What follows belongs to an exercise in optimizing a design on an open flow for small area and a short achievable clock period; a production flow would make more cautious choices. RTL that was checked went through simulation tests only; none was proved equivalent to the original. The series may have gaps, and a smaller design here may also do less where the tests do not look. The RTL of runs 2 to 4 was laid out without a check of its function.

Figure 1. Nets reached from selected ports (run 1).
(2 px per um)
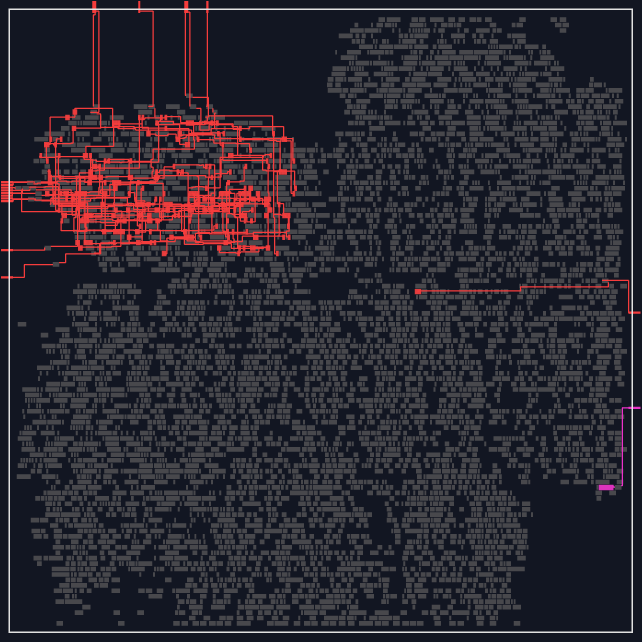
Figure 2. Clock distribution (run 1).
(1.5 px per um)
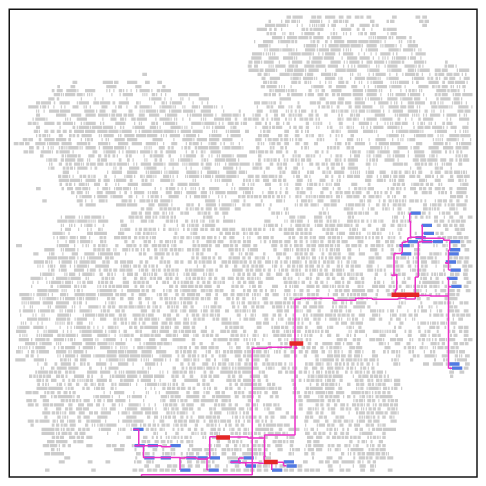
Figure 3. Signal wires by layer (run 1).
(2 px per um) Two of the layers only.
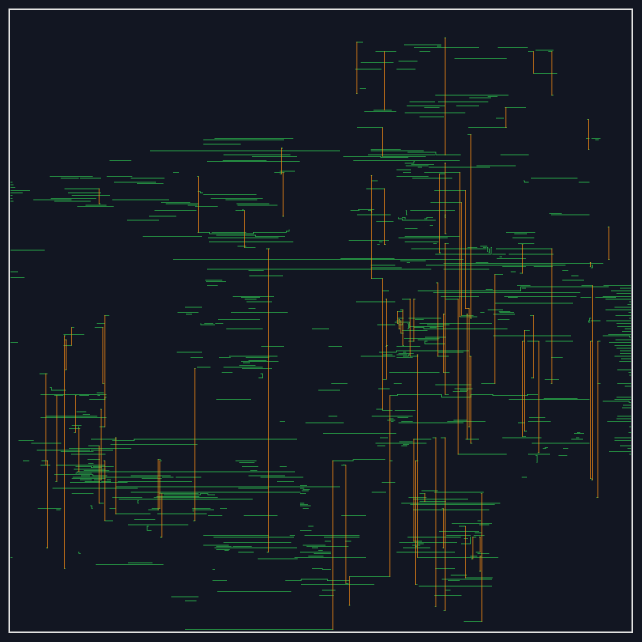
==> design.v <==
module fixed_mult(a, b, ab);  
    input [16:0] a, b;
    output [16:0] ab;
    wire [16:0] a, b;
    wire [16:0] ab;
    wire[31:0] multresult;
    assign multresult = a[15:0] * b[15:0];  
    assign ab[15:0] = multresult[23:8];  
    assign ab[16] = a[16] ^ b[16];  
endmodule
module fixed_adder2 (a, b, sub, sum);
	parameter numwidth = 16;
	input [numwidth:0] a, b;
	input sub;
	output [numwidth:0] sum;
	wire sub;
	wire [numwidth:0] a, b;
	wire [numwidth:0] sum;
	assign sum = sub ? ((a[numwidth] != b[numwidth]) ? 
							{a[numwidth], a[numwidth-1:0] + b[numwidth-1:0]} : 
							(((b[numwidth-1:0] > a[numwidth-1:0]) && (a[numwidth] == b[numwidth])) ? 
								{~a[numwidth], ~a[numwidth-1:0] + b[numwidth-1:0] + 1'b1} : 
							(((a[numwidth-1:0] > b[numwidth-1:0]) && (a[numwidth] == b[numwidth])) ? 
								{a[numwidth], a[numwidth-1:0] + ~b[numwidth-1:0] + 1'b1} : 
								0))) : 
						(((a[numwidth] == b[numwidth])) ? 
							{a[numwidth], a[numwidth-1:0] + b[numwidth-1:0]} : 
							(((a[numwidth-1:0] > b[numwidth-1:0]) && (a[numwidth] != b[numwidth])) ? 
								{a[numwidth], a[numwidth-1:0] + ~b[numwidth-1:0] + 1'b1} : 
								(((b[numwidth-1:0] > a[numwidth-1:0]) && (a[numwidth] != b[numwidth])) ? 
									{b[numwidth], ~a[numwidth-1:0] + b[numwidth-1:0] + 1'b1} : 
									0)));
endmodule
module izhikevich (clk, a, b, c, d, v, u, i, v_prime, u_prime, fired);
output [16:0] v_prime, u_prime;
output fired;
input clk;
input [16:0] a, b, c, d, v, u, i;
wire clk;
wire [16:0] a, b, c, d, v, u, i;
reg [16:0] v_prime, u_prime;
reg fired;
wire [16:0] new_v, new_u, new_u2, mult1, mult2, mult3, mult4, mult5, inter, add1, add2, add3, add4;
fixed_mult U1(17'b0_0000_0000_0000_1010,v,mult1);
fixed_mult U2(mult1,v,mult2);
fixed_mult U3(17'b0_0000_0101_0000_0000,v,mult3);  
fixed_adder2 U6(mult2, mult3, 1'b0, add1);
fixed_adder2 U7(add1, 17'b0_1000_1100_0000_0000, 1'b0, add2);
fixed_adder2 U8(add2, u, 1'b1, add3);
fixed_adder2 U9(add3, i, 1'b0, add4);
fixed_adder2 U11(add4, v, 1'b0, new_v);
fixed_mult U4(b,v,mult4);
fixed_adder2 U10(mult4, u, 1'b1, inter);
fixed_mult U5(a,inter,mult5);
fixed_adder2 U12(mult5, u, 1'b0, new_u);
fixed_adder2 U13(u, d, 1'b0, new_u2);
always @ (posedge clk) begin
	if ((new_v[15:0] >= 16'b0001_1110_0000_0000) && (new_v[16] == 1'b0)) begin
		v_prime <= c;
		u_prime <= new_u2;
		fired <= 1'b1;
	end
	else begin
		v_prime <= new_v;
		u_prime <= new_u;
		fired <= 1'b0;
	end
	if ((new_v[15:0] >= 16'b0011_0010_0000_0000) && (new_v[16] == 1'b1))
		v_prime <= 17'b1_0011_0010_0000_0000;
end
endmodule
==> run.sh <==
#!/bin/bash
# synth_recipe.tcl (not shown) runs the flow's synth.tcl, then flattens the netlist and writes it again
# the make line also repeats each setting of config.mk as NAME=value (left out here)
make -C /OpenROAD-flow-scripts/flow DESIGN_CONFIG=/design/flow/config.mk WORK_HOME=/design/flow/orfs CLKGATE_MAP_FILE= SYNTH_SCRIPT=/design/flow/synth_recipe.tcl finish
==> config.mk <==
export PLATFORM = sky130hd
export DESIGN_NAME = izhikevich
export DESIGN_NICKNAME = izhikevich
export VERILOG_FILES = /design/flow/design.v
export SDC_FILE = /design/flow/constraint.sdc
export NUM_CORES = 4
export LEC_CHECK = 0
export CAP_MARGIN = 20
export CORE_MARGIN = 2
export CORE_UTILIZATION = 40
export SLEW_MARGIN = 20
==> constraint.sdc <==
create_clock -name core_clock -period 24.0 [get_ports {clk}]
set_input_delay 4.8000 -clock core_clock [delete_from_list [all_inputs] [get_ports {clk}]]
set_output_delay 4.8000 -clock core_clock [all_outputs]
set_load 0.01 [all_outputs]
==> notes.md, run 1 <==
Status:
- The flow ran to the end and the layout has no timing, DRC or antenna violations.

Timing:
- Setup slack closes at ~0.72 ns.
- The worst pin sits at a relative slew slack of a little under a quarter.
- Static timing analysis puts the maximum clock frequency at between 40 and 50 MHz.
- After layout, the worst path uses between 90% and 100% of the clock period.
- After routing, the total negative slack on setup checks comes to 0 ns.
- The smallest clock period supported by the final layout is computed as 23.28 ns.
- For the pin with the worst max-slew slack, the measured transition is 1.15 ns.

Final layout:
- The clock buffer count in the final layout is 6.
- The number of multi-input combinational cells in the layout is 3786.
- Counting the fill cells in the layout gives 9113.
- The buffering overhead is 15.7%.
- Across the whole layout, storage elements account for between 700 and 800 um2.
- The proportion of cell area occupied by registers is approximately 1.5%.
- The flip-flop and latch count is 35.
- Relative to the synthesized area, the layout overhead comes to 25.0%.

Yosys:
- The synthesized netlist occupies a cell area of between 30000 and 40000 um2.
- The biggest area contributor in the post-synthesis netlist is fa_1.
- The top flip-flop cell by instance count after synthesis is dfxtp_1.
- The distinct cell type count of the synthesized netlist is 98.
- The proportion of synthesized chip area in sequential cells is under 10%.
- Summed over its instances, the top area cell type makes up 26.1% of the synthesized netlist area.
- Yosys attributes the largest share of cell area to fa_1, ha_1, inv_1, nand2_1, xnor2_1.

Critical path:
- The most numerous cell on the critical path is buf_4.
- The slowest stage of the critical path is the or4b_2 cell.
- STA classifies the critical path startpoint as a primary input.
- The largest single stage delay on the critical path is roughly 0.62 ns.

Global routing:
- The initial antenna violation count came to 1.
- Global routing used between 40% and 50% of the available met2 tracks.
- For met3 alone, demand over resource in global routing was under 10%.
- The first global-routing pass estimated around 200000 um of wire.
- The met1 layer usage reported by global route is a little over a third.

CTS:
- CTS placed an instance of clkbuf_16 at the clock tree root.
- The tree built by TritonCTS fans out to 35 sinks.
- TritonCTS built the clock tree.
- In this run, post-CTS hold repair placed 0 buffers.
- The number of clock buffers added by TritonCTS is 5.

Drt:
- The routed via count divided by cell count is 5.41.
- The first routing iteration left about 2700 violations.

Min path:
- The hold path startpoint is c[16].
- The type of the most critical hold path is in -> reg.
- The hold path depth is 3.

Placed design:
- Routability-driven placement finished with a final weighted congestion of 0.963.

Floorplan:
- The starting utilization of the core area is approximately two fifths.

Job:
- The number of maximum-capacitance constraint violations is 0.
-- Figure 1 (at the start) --
- magenta: fired (bits 1; direction output; end cells 1; buffers 1; wire 45.4 um)
- red: b (bits 17; direction input; end cells 227; buffers 30; wire 4860 um)
Top Ports: 155
count of buffers from port buffering: 154

-- Figure 2 (at the start) --
- red: clock-net drivers (count 5)
- magenta: clock wires (length 921 um)
- blue: flip-flops (count 35)
- routed clock nets: 6

-- Figure 3 (at the start) --
- orange: M4 (wire length 3470 um)
- green: M3 (wire length 8030 um)
total length of routed wires: 131000 um
Avg WL per Cell: 19.2 um
total routing resource utilization after global routing: 26.4%

## run 1: worst max-delay path: cells and delay by family
family	cells	cell delay (ns)
buf+inv	19	2.85
xor+xnor	3	0.58
simple gates	16	3.10
fa+ha+maj	12	4.36
mux	1	0.34
compound gates	42	7.49
## run 1: what timing repair did
item | 4_1_cts | 5_1_grt
gates resized for setup | 46 | 232
setup buffers | 31 | 33
gates cloned | 1 | 0
pin swaps | 29 | 114
endpoints found under the setup margin | 35 | 35
## run 1: synth_stat cells (all sizes together) (27+ instances only)
cell / instances
a211oi: 28
a21o: 89
a21oi: 276
a221o: 40
a221oi: 35
a31oi: 37
and2: 134
and3: 27
buf: 39
clkbuf: 189
dfxtp: 35
fa: 490
ha: 538
inv: 835
mux2i: 36
nand2: 603
nand2b: 44
nand3: 61
nor2: 276
nor2b: 84
nor3: 71
o21ai: 191
o21bai: 84
o221ai: 28
o22ai: 33
xnor2: 162
xor2: 46
## run 1: kinds of logic after synthesis
| group | count (synthesis) | synth area share, % |
|---|---|---|
| fa+ha+maj | 1028 | 43.9 |
| xor+xnor | 210 | 4.98 |
| compound gates | 1084 | 19.6 |
| flops | 35 | 1.86 |
| simple gates | 1418 | 17.5 |
| mux | 46 | 1.26 |
| buf+inv | 1069 | 10.9 |
## run 1: how the worst max path moves through the flow
stage / start / to / slack [ns] / cells after the start
floorplan: v[2] / u_prime[15]$_DFF_P_ / 0.02 / 93
global placement: v[3] / u_prime[3]$_DFF_P_ / -0.87 / 94
detailed placement: v[3] / u_prime[9]$_DFF_P_ / -1.41 / 96
CTS: v[3] / u_prime[8]$_DFF_P_ / 0.002 / 106
global route: v[6] / u_prime[6]$_DFF_P_ / -0.13 / 94
finish: v[6] / u_prime[8]$_DFF_P_ / 0.72 / 93
## run 1: metal layers
| metal | vias up | wire (um) |
|---|---|---|
| met5 | - | 0 |
| met2 | 1210 | 61200 |
| met4 | 0 | 3470 |
| met1 | 18100 | 58400 |
| met3 | 174 | 8030 |
| li1 | 17400 | - |
## run 1: sequential cells by signal, indices dropped and copies added (netlist names)
register / cells
u_prime: 17
v_prime: 17
fired: 1
## Run 2: large edit since run 1, in outline
design.v: 71 -> 4993 lines; modules unchanged: 0
  izhikevich: edited, 38 -> 4993 lines
  removed: fixed_mult, fixed_adder2
==> notes.md, run 2 <==
CTS:
- After clock tree synthesis, the setup repair step added 0 buffers.
- The post-cts sizing count is 0.
- Buffers inserted to repair hold after CTS numbered 0.
- The CTS buffer count is 5.
- TritonCTS built the clock tree.
- The buffer type at the clock tree root is clkbuf_16.

Final layout:
- In the final layout, the registers with the most flip-flops are u_prime: 17 flops, v_prime: 17 flops, fired: 1 flops.
- Counting the fill cells in the layout gives about 7200.
- The area growth from synthesis to layout is 9.66%.
- The number of antenna diodes in the final layout is 0.
- The footprint of the flip-flops and latches is about 700 um2.

Drt:
- The first-pass iteration count of the detailed router is 5.
- The wire length reported by the detailed router is slightly above 80000 um.
- The number of design-rule violations left by the first detailed-router iteration is about 1300.
- The routed length per placed instance is approximately 19 um.
- In the routed layout, each cell is associated on average with a via count of just over 5.

Floorplan:
- The number of primary I/O pins is roughly 160.
- Once the floorplan was initialized, standard cells occupied between 40% and 50% of the core.

Yosys:
- Summing every instance area after synthesis gives just under 30000 um2.
- The distinct cell type count of the synthesized netlist is 92.
- The main combinational cell family by area after synthesis is adder cells.
- The area share of and/or/nand/nor cells after synthesis is between 15 and 20%.
- The synthesized netlist devotes a little under a tenth of its cell area to compound gates.
- The adder-cell share of the synthesized area is 48.5%.
- The most used flip-flop cell after synthesis is dfxtp_1.
- The share of cell area taken by muxes after synthesis is roughly 1.2%.
- Yosys attributes the largest share of cell area to fa_1, ha_1, inv_1, xnor2_1, and2_1.
- The share of the synthesized area in the top cell type is approximately 34%.
- Of the synthesized area, sequential elements account for about 2.4%.
- The largest area contributor in the netlist is fa_1.
- inv_1 is the most common cell in the netlist.
- The commonest cells after synthesis are inv_1, fa_1, nand2_1.

Timing:
- The final worst-path cycle share is 85.0%.
- The worst slew margin relative to its limit is a little over a quarter.
- For this run, the top clock speed supported by timing is 49.0 MHz.
- In the final timing run, aggregate negative setup slack is 0 ns.
- For the pin with the worst max-slew slack, the measured transition is ~1.1 ns.
- The post-route minimum period is slightly above 20 ns.

Placed design:
- The number of buffers added on ports is around 150.
- The congestion estimate from routability-driven global placement came to ~0.95.

Min path:
- The type of the most critical hold path is in -> reg.

Status:
- The flow ran to the end and the layout has no timing, DRC or antenna violations.

Critical path:
- The standard cell with the maximum stage delay on the critical path is clkdlybuf4s50_1.
- The dominant delay contributor by cell family on the critical path is adder cells.
- The most numerous cell on the critical path is fa_1.
- Together, buffers and inverters on the worst path number 7.
- The startpoint class of the critical path is a primary input.
- The arrival time of data at the critical path endpoint is 20.57 ns.

Global routing:
- The met3 usage is ~2.8%.
- The met2 demand-to-capacity share in global routing is 36.9%.
- The first global-routing pass estimated roughly 130000 um of wire.
- The initial antenna violation count came to 0.
- Global routing consumed, over all layers together, between 20% and 30% of the routing resources.
- The met1 layer usage reported by global route is 31.9%.
- The most utilized layer in the global route result is met2.

Job:
- The tool flagged a number of max-cap violations equal to 0.
## run 2: changes by cell type after synthesis, sizes merged, moves of 40 or more
| cell | delta |
|---|---|
| a21oi | -177 |
| and2 | +141 |
| xnor2 | +94 |
| clkbuf | -71 |
| nor3 | -40 |
| nand2 | -190 |
| xor2 | +90 |
| o21ai | -130 |
| nor2b | -73 |
| ha | -200 |
| o21bai | -71 |
| nor2 | -192 |
| inv | -241 |
## run 2: metrics by stage
stage / std cells / util (%) / area (um2) / worst slack [ns]
floorplan: 3390 / - / 29000 / 5.09
global placement: 4412 / 44.2 / 31700 / 3.56
detailed placement: 4412 / 44.2 / 31700 / 3.37
CTS: 4420 / 44.4 / 31800 / 3.64
global route: 4420 / 44.4 / 31800 / 2.66
finish: 4420 / 44.4 / 31800 / 3.60
## run 2: worst paths after layout
check | slack [ns] | endpoint | cells past startpoint | start
worst max-delay path | 3.60 | u_prime[15]$_DFF_P_ | 62 | v[3]
worst min-delay path | 5.03 | v_prime[14]$_DFF_P_ | 3 | c[14]
## run 2: area by class of cell
cell class	instances	area share, %
Sequential cell	35	2.20
Multi-Input combinational cell	2625	80.4
Timing Repair Buffer	207	6.08
Inverter	595	7.02
Clock buffer	6	0.436
Tap cell	950	3.73
Clock inverter	2	0.110
## run 2: routing by layer
| metal | routed length [um] | share of wire [%] | up-vias |
|---|---|---|---|
| met5 | 0 | 0 | - |
| met3 | 4860 | 5.9 | 77 |
| met2 | 37500 | 46 | 633 |
| li1 | - | - | 10800 |
| met4 | 1310 | 1.6 | 0 |
| met1 | 38600 | 47 | 11400 |
## run 2: worst min-delay path, delay by kind of cell
family	cells	cell delay, ns
buf+inv	2	0.45
simple gates	1	0.03
## run 2: kinds of logic (layout without fill, tap and decap cells)
family                   Yosys count  after routing
AND/OR/NAND/NOR                  973            973
adder cells (fa/ha/maj)          831            831
buffers and inverters            730            810
XOR/XNOR                         396            396
AO/OA/AOI/OAI                    390            390
multiplexers                      35             35
flip-flops                        35             35
Figure 4. Nets reached from selected ports (run 2).
(3 px per um)
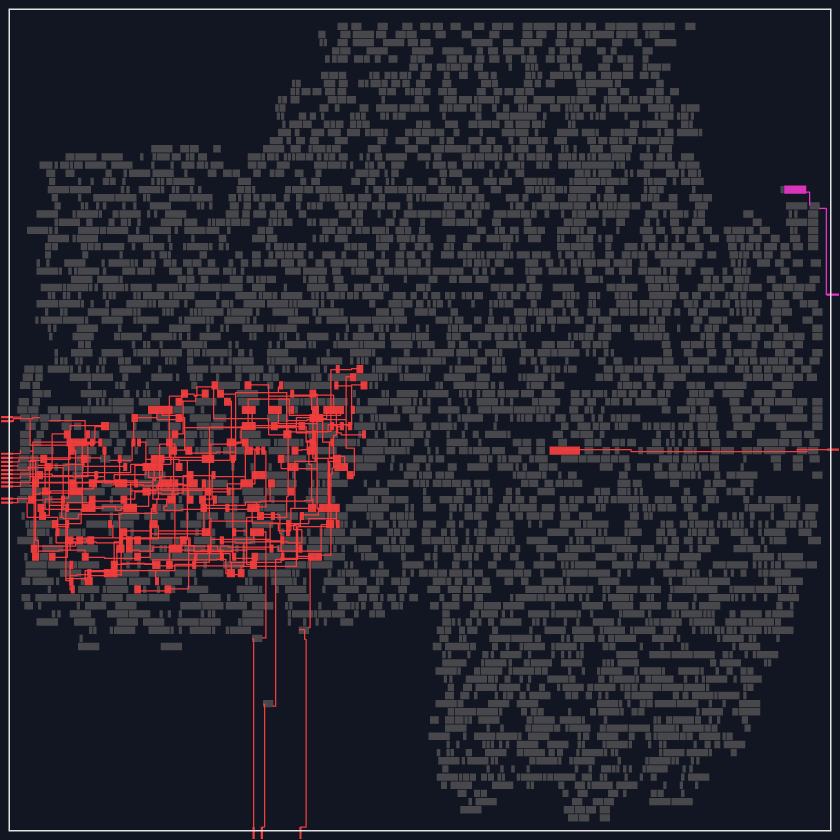
- red: b (bits 17; direction input; end cells 227; buffers 17; wire 3990 um)
- magenta: fired (bits 1; direction output; end cells 1; buffers 1; wire 37.5 um)

Figure 5. Clock distribution (run 2).
(1.5 px per um)
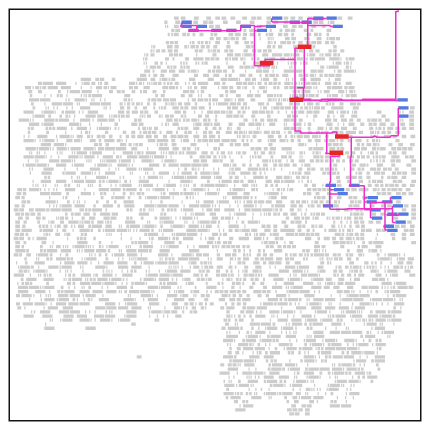
- magenta: clock wires (length 864 um)
- red: clock-net drivers (count 5)
- blue: flip-flops (count 35)
- routed clock nets: 6

--- run 3 (diff from run 2) ---
--- a/config.mk
+++ b/config.mk
@@ -7,2 +7,3 @@
 export LEC_CHECK = 0
+export ABC_CLOCK_PERIOD_IN_PS = 2000
 export CAP_MARGIN = 20
==> notes.md, run 3 <==
CTS:
- Post-CTS repair changed the size of 0 cells.
- The tree is rooted in a clkbuf_16.
- The TritonCTS clock tree is yes.

Drt:
- The first-pass iteration count of the detailed router is 5.
- The routed length per placed instance is 18.6 um.

Critical path:
- Data on the critical path arrives at its endpoint at about 20 ns.
- On the critical path the largest part of the delay comes from adder cells.
- The standard cell with the maximum stage delay on the critical path is clkdlybuf4s50_1.
- The startpoint class of the critical path is a primary input.
- The buffer and inverter count on the worst path is 7.
- The highest cell delay on the worst timing path is about 1.0 ns.

Status:
- The run finished with no timing, DRC or antenna violations.

Global routing:
- The initial antenna violation count was 0.
- The global-route wire length before repair is about 130000 um.

Min path:
- The hold path depth is 3.
- The tightest min-delay check is of the in -> reg type.

Timing:
- The post-route minimum period is between 20 and 25 ns.
- The final worst-path cycle share is a little over four fifths.

Placed design:
- The number of buffers added on ports is about 150.

Yosys:
- In the synthesized netlist, the cells that appear most often are inv_1, fa_1, nand2_1.
- The share of the Yosys chip area taken by registers is under 10%.
- By area the synthesized netlist is led by fa_1, ha_1, inv_1, xnor2_1, and2_1.
- The largest area contributor in the netlist is fa_1.
- The top flip-flop cell by instance count after synthesis is dfxtp_1.
- The most common cell in the synthesized netlist is inv_1.

Final layout:
- Summing all flip-flop and latch instances after layout gives between 700 and 800 um2.
- In the final layout, the registers with the most flip-flops are u_prime: 17 flops, v_prime: 17 flops, fired: 1 flops.

Floorplan:
- During I/O placement, the number of pins put on the boundary was roughly 160.
## run 3: cell counts after synthesis
Identical to the previous run, type by type.
## run 3: area by class of cell
type / instances / share of cell area, %
well taps: 950 / 3.73
flip-flops and latches: 35 / 2.20
multi-input cells: 2625 / 80.4
inverters: 595 / 7.02
clock inverters: 2 / 0.110
repair buffers: 207 / 6.08
clock buffers: 6 / 0.436
## run 3: cells by family (layout without fill, tap and decap cells)
logic type | after synthesis | in the layout | synth area share [%]
adders and majority gates | 831 | 831 | 48.5
buffers and inverters | 730 | 810 | 9.55
and+or+nand+nor | 973 | 973 | 16.6
muxes | 35 | 35 | 1.23
xor gates and xnor gates | 396 | 396 | 12.4
DFF | 35 | 35 | 2.41
AOI/OAI and AO/OA | 390 | 390 | 9.26
## run 3: how the worst max path moves through the flow
| stage | from | endpoint | slack, ns | depth (start not counted) |
|---|---|---|---|---|
| 2_1_floorplan | v[0] | u_prime[14]$_DFF_P_ | 5.09 | 67 |
| 6_report | v[3] | u_prime[15]$_DFF_P_ | 3.60 | 62 |
| 4_1_cts | v[3] | u_prime[15]$_DFF_P_ | 3.64 | 62 |
| 3_5_place_dp | v[3] | u_prime[15]$_DFF_P_ | 3.37 | 62 |
| 3_3_place_gp | v[3] | u_prime[15]$_DFF_P_ | 3.56 | 62 |
| 5_1_grt | v[3] | u_prime[15]$_DFF_P_ | 2.66 | 61 |
## run 3: layer usage
| metal | track usage (%) | share of wire (%) | vias to the layer above |
|---|---|---|---|
| met5 | 0 | 0 | - |
| met4 | 3.70 | 1.6 | 0 |
| met3 | 2.84 | 5.9 | 77 |
| met2 | 36.9 | 46 | 633 |
| met1 | 31.9 | 47 | 11400 |
| li1 | - | - | 10800 |
## run 3: worst min-delay path, delay by kind of cell
kind / cells / cell delay, ns
buffers and inverters: 2 / 0.45
and+or+nand+nor: 1 / 0.03
## run 3: per-stage QoR
step           cells
2_1_floorplan   3390
3_3_place_gp    4412
3_5_place_dp    4412
4_1_cts         4420
5_1_grt         4420
6_report        4420
Figure 6. Placement density heat map (run 3).
(1.5 px per um) 27 x 27 tiles, from black (low) to pale yellow (high), 0 to 100% covered.
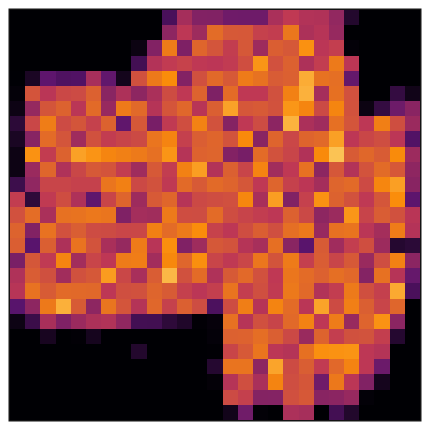
- mean over tiles: 41%
- fullest tile: 87%
- emptiest ninth of the die: bottom left
- tiles over 75% full: 4.4%
starting density of the core: 40.5%
Core Footprint: 71600 um2
final core area utilization: 44.4%

Figure 7. Signal wires by layer (run 3).
(3 px per um) Two of the layers only.
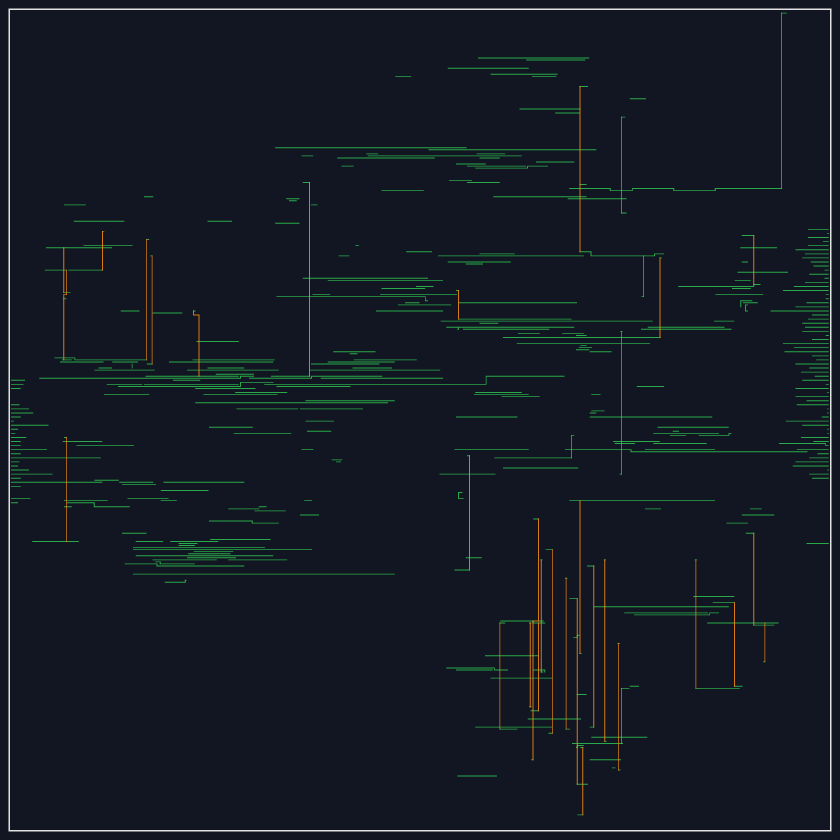
- green: M3 (wire length 4860 um)
- orange: M4 (wire length 1310 um)
detailed-route via count: 22900
total length of routed wires: 82400 um
total routing resource utilization after global routing: 22.4%

## Run 4: large edit since run 3, in outline
design.v: 4993 -> 5375 lines; modules unchanged: 0
  izhikevich: edited, 4993 -> 5375 lines
==> flow/run.sh (new file) <==
#!/bin/bash
# Standard ORFS layout (standard.sh, unchanged synthesis), with the
# timing-repair steps aiming for a larger setup slack than the default.
set -euo pipefail
bash standard.sh SETUP_SLACK_MARGIN=8 finish > standard_flow.log 2>&1
==> standard.sh (new file) <==
#!/bin/bash
# synth_recipe.tcl (not shown) runs the flow's synth.tcl, then flattens the netlist and writes it again
# the make line also repeats each setting of config.mk as NAME=value (left out here)
make -C /OpenROAD-flow-scripts/flow DESIGN_CONFIG=/design/flow/config.mk WORK_HOME=/design/flow/orfs CLKGATE_MAP_FILE= SYNTH_SCRIPT=/design/flow/synth_recipe.tcl "${@:-finish}"
--- a/config.mk
+++ b/config.mk
@@ -6,5 +6,5 @@
 export NUM_CORES = 4
 export LEC_CHECK = 0
-export ABC_CLOCK_PERIOD_IN_PS = 2000
+export ABC_AREA = 1
 export CAP_MARGIN = 20
 export CORE_MARGIN = 2
removed: run.sh
==> notes.md, run 4 <==
CTS:
- The clock net in this run drives a total of 35 sinks.
- The TritonCTS clock tree is yes.
- The CTS buffer count is 5.

Timing:
- The achievable frequency is roughly 63 MHz.
- The worst slew margin relative to its limit is between 10% and 20%.
- The final worst-path cycle share is between 60% and 70%.
- The slew at the pin with the worst max-slew slack is 1.24 ns.

Critical path:
- By instance count, the cell type seen most on the critical path is nand2_1.
- The number of buffers and inverters on the critical path is 18.
- The startpoint class of the critical path is a primary input.
- Broken down by cell family, the worst path's largest delay share belongs to adder cells.
- The largest individual stage delay along the critical path comes from the cell fa_1.
- The arrival time of data at the critical path endpoint is 16.01 ns.

Drt:
- After detailed routing, the number of vias per cell comes to approximately 5.4.
- The number of design-rule violations left by the first detailed-router iteration is ~2700.
- The first detailed-routing pass ran for 6 iterations.
- Wires add up to around 93000 um.

Global routing:
- The global-route wire length before repair is 139000 um.

Floorplan:
- The number of primary I/O pins is approximately 160.
- In this run the standard cell core region covers 68500 um2.

Status:
- The flow ran to the end and the layout has no timing, DRC or antenna violations.

Yosys:
- The summed instance area of the synthesized netlist is 27600 um2.
- The most common cell in the netlist is inv_1.
- The top flip-flop cell by instance count after synthesis is dfxtp_1.
- The largest total area in the synthesized netlist belongs to fa_1.
- The share of the synthesized area in the top cell type is between 20% and 30%.

Final layout:
- From synthesis to final layout, the design area changed by 23.2%.
- The number of antenna diodes in the final layout is 0.

Min path:
- The type of the most critical hold path is in -> reg.
run 4: cell count changes after synthesis, moves of 23 or more:
cell	delta
fa_1	-187
xnor2_1	-138
a21o_1	-46
nand3_1	+47
or2_2	+23
nor2_1	+40
and3_1	-29
mux2i_1	-23
and2_1	-274
xor2_1	+354
buf_1	+27
o22ai_1	+295
ha_1	+47
inv_1	+133
run 4: metal layers:
metal | GRT usage (%) | vias to the layer above | wire length (um)
met5 | 0 | - | 0
met4 | 5.97 | 0 | 3460
met3 | 2.37 | 324 | 7510
met2 | 41.1 | 1279 | 42200
met1 | 34.5 | 12300 | 39800
li1 | - | 12100 | -
run 4: final timing paths:
check | start | cells past startpoint | to
setup / recovery | b[12] | 59 | u_prime[15]$_DFF_P_
hold / removal | c[15] | 3 | v_prime[15]$_DFF_P_
run 4: through the flow:
| stage | std cells | instance area [um2] | setup WS, ns |
|---|---|---|---|
| 6_report | 4802 | 34000 | 8.17 |
| 5_1_grt | 4802 | 34000 | 7.56 |
| 4_1_cts | 4633 | 31600 | 8.00 |
| 3_5_place_dp | 4531 | 30000 | 5.22 |
| 3_3_place_gp | 4531 | 30000 | 5.48 |
| 2_1_floorplan | 3607 | 27800 | 8.01 |
run 4: final cells by class:
class | instances | area [um2] | share of cell area, %
inverter | 759 | 3100 | 9.11
clock buffer | 7 | 153 | 0.449
clock inverter | 1 | 7.51 | 0.0221
multi-input combinational | 2660 | 24600 | 72.3
tap | 882 | 1100 | 3.25
sequential | 35 | 701 | 2.06
timing repair buffer | 446 | 4290 | 12.6
timing repair inverter | 12 | 65.1 | 0.191
run 4: timing repair:
item,CTS,global route
setup endpoints to repair,29,32
gates cloned,17,5
setup buffers,77,164
resized for setup,184,255
pin swaps,41,107
run 4: cells by family (layout without fill, tap and decap cells):
logic type / Yosys count / in the layout / share of synthesized area, %
fa+ha+maj: 692 / 692 / 39.6
buf+inv: 913 / 1225 / 12.6
simple gates: 765 / 766 / 12.4
xor+xnor: 606 / 606 / 19.4
flops: 35 / 35 / 2.54
mux: 9 / 9 / 0.326
compound gates: 587 / 587 / 13.1
Figure 8. Nets reached from selected ports (run 4).
(3 px per um)
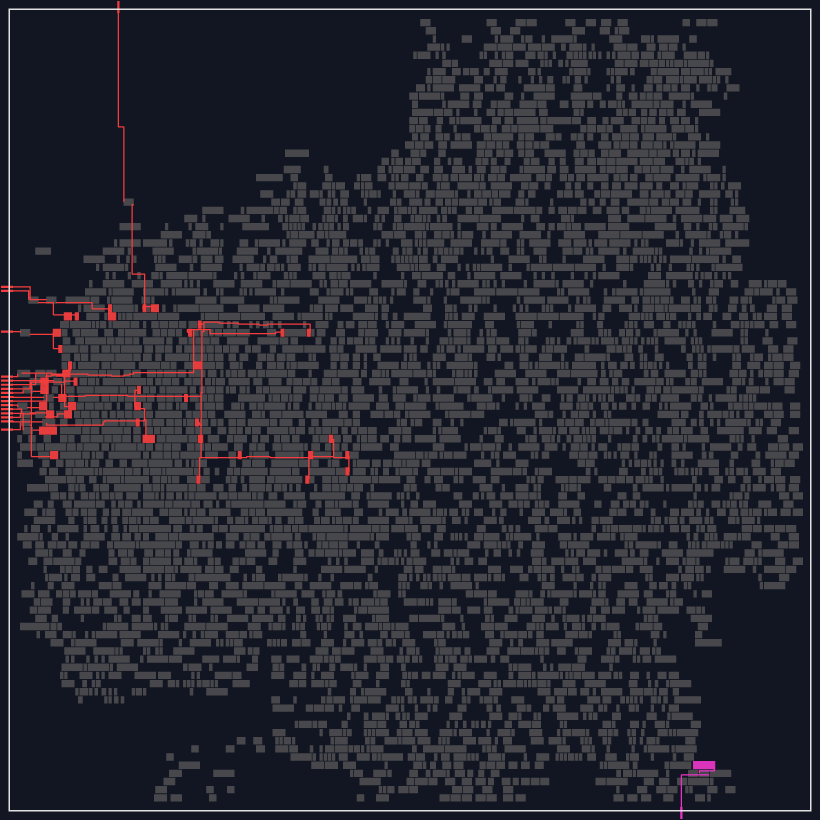
- magenta: fired (bits 1; direction output; end cells 1; buffers 1; wire 27.4 um)
- red: b (bits 17; direction input; end cells 39; buffers 17; wire 792 um)

Figure 9. Clock distribution (run 4).
(2 px per um)
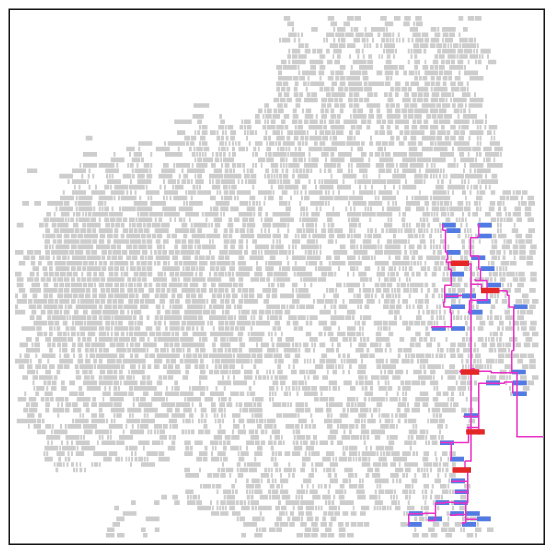
- blue: flip-flops (count 35)
- red: clock-net drivers (count 5)
- magenta: clock wires (length 627 um)
- routed clock nets: 6

[re-timing with driven ports]
No port has a modelled driver above. Below, the same layouts with a new extraction and two added sets of constraints. Step 1 sets driving cells, clkbuf_16 on the clock port and buf_2 on the other inputs (assumed; they add their load-dependent delay and slew). Step 2 times the ports against the registers' clock, not the clock port: input delays grow and output delays shrink by t, the midpoint of the rising clock arrivals with the driver on. a / b / c = ideal / step 1 / step 2; a / b = the first two.
| run | t (ns) | slack for setup (ns) | worst setup path at the end | slew at the worst register clock pin (ns) | pins driven straight from the clock port |
|---|---|---|---|---|---|
| run 1 | 0.365 | 0.716 / 0.729 / 0.364 | input to register | 0.07 / 0.07 | 1 |
| run 2 | 0.339 | 3.601 / 3.540 / 3.201 | input to register | 0.07 / 0.07 | 1 |
| run 3 | 0.339 | 3.601 / 3.540 / 3.201 | input to register | 0.07 / 0.07 | 1 |
| run 4 | 0.320 | 8.171 / 8.171 / 7.852 | input to register | 0.06 / 0.06 | 1 |
After both steps every run listed still meets setup and hold.
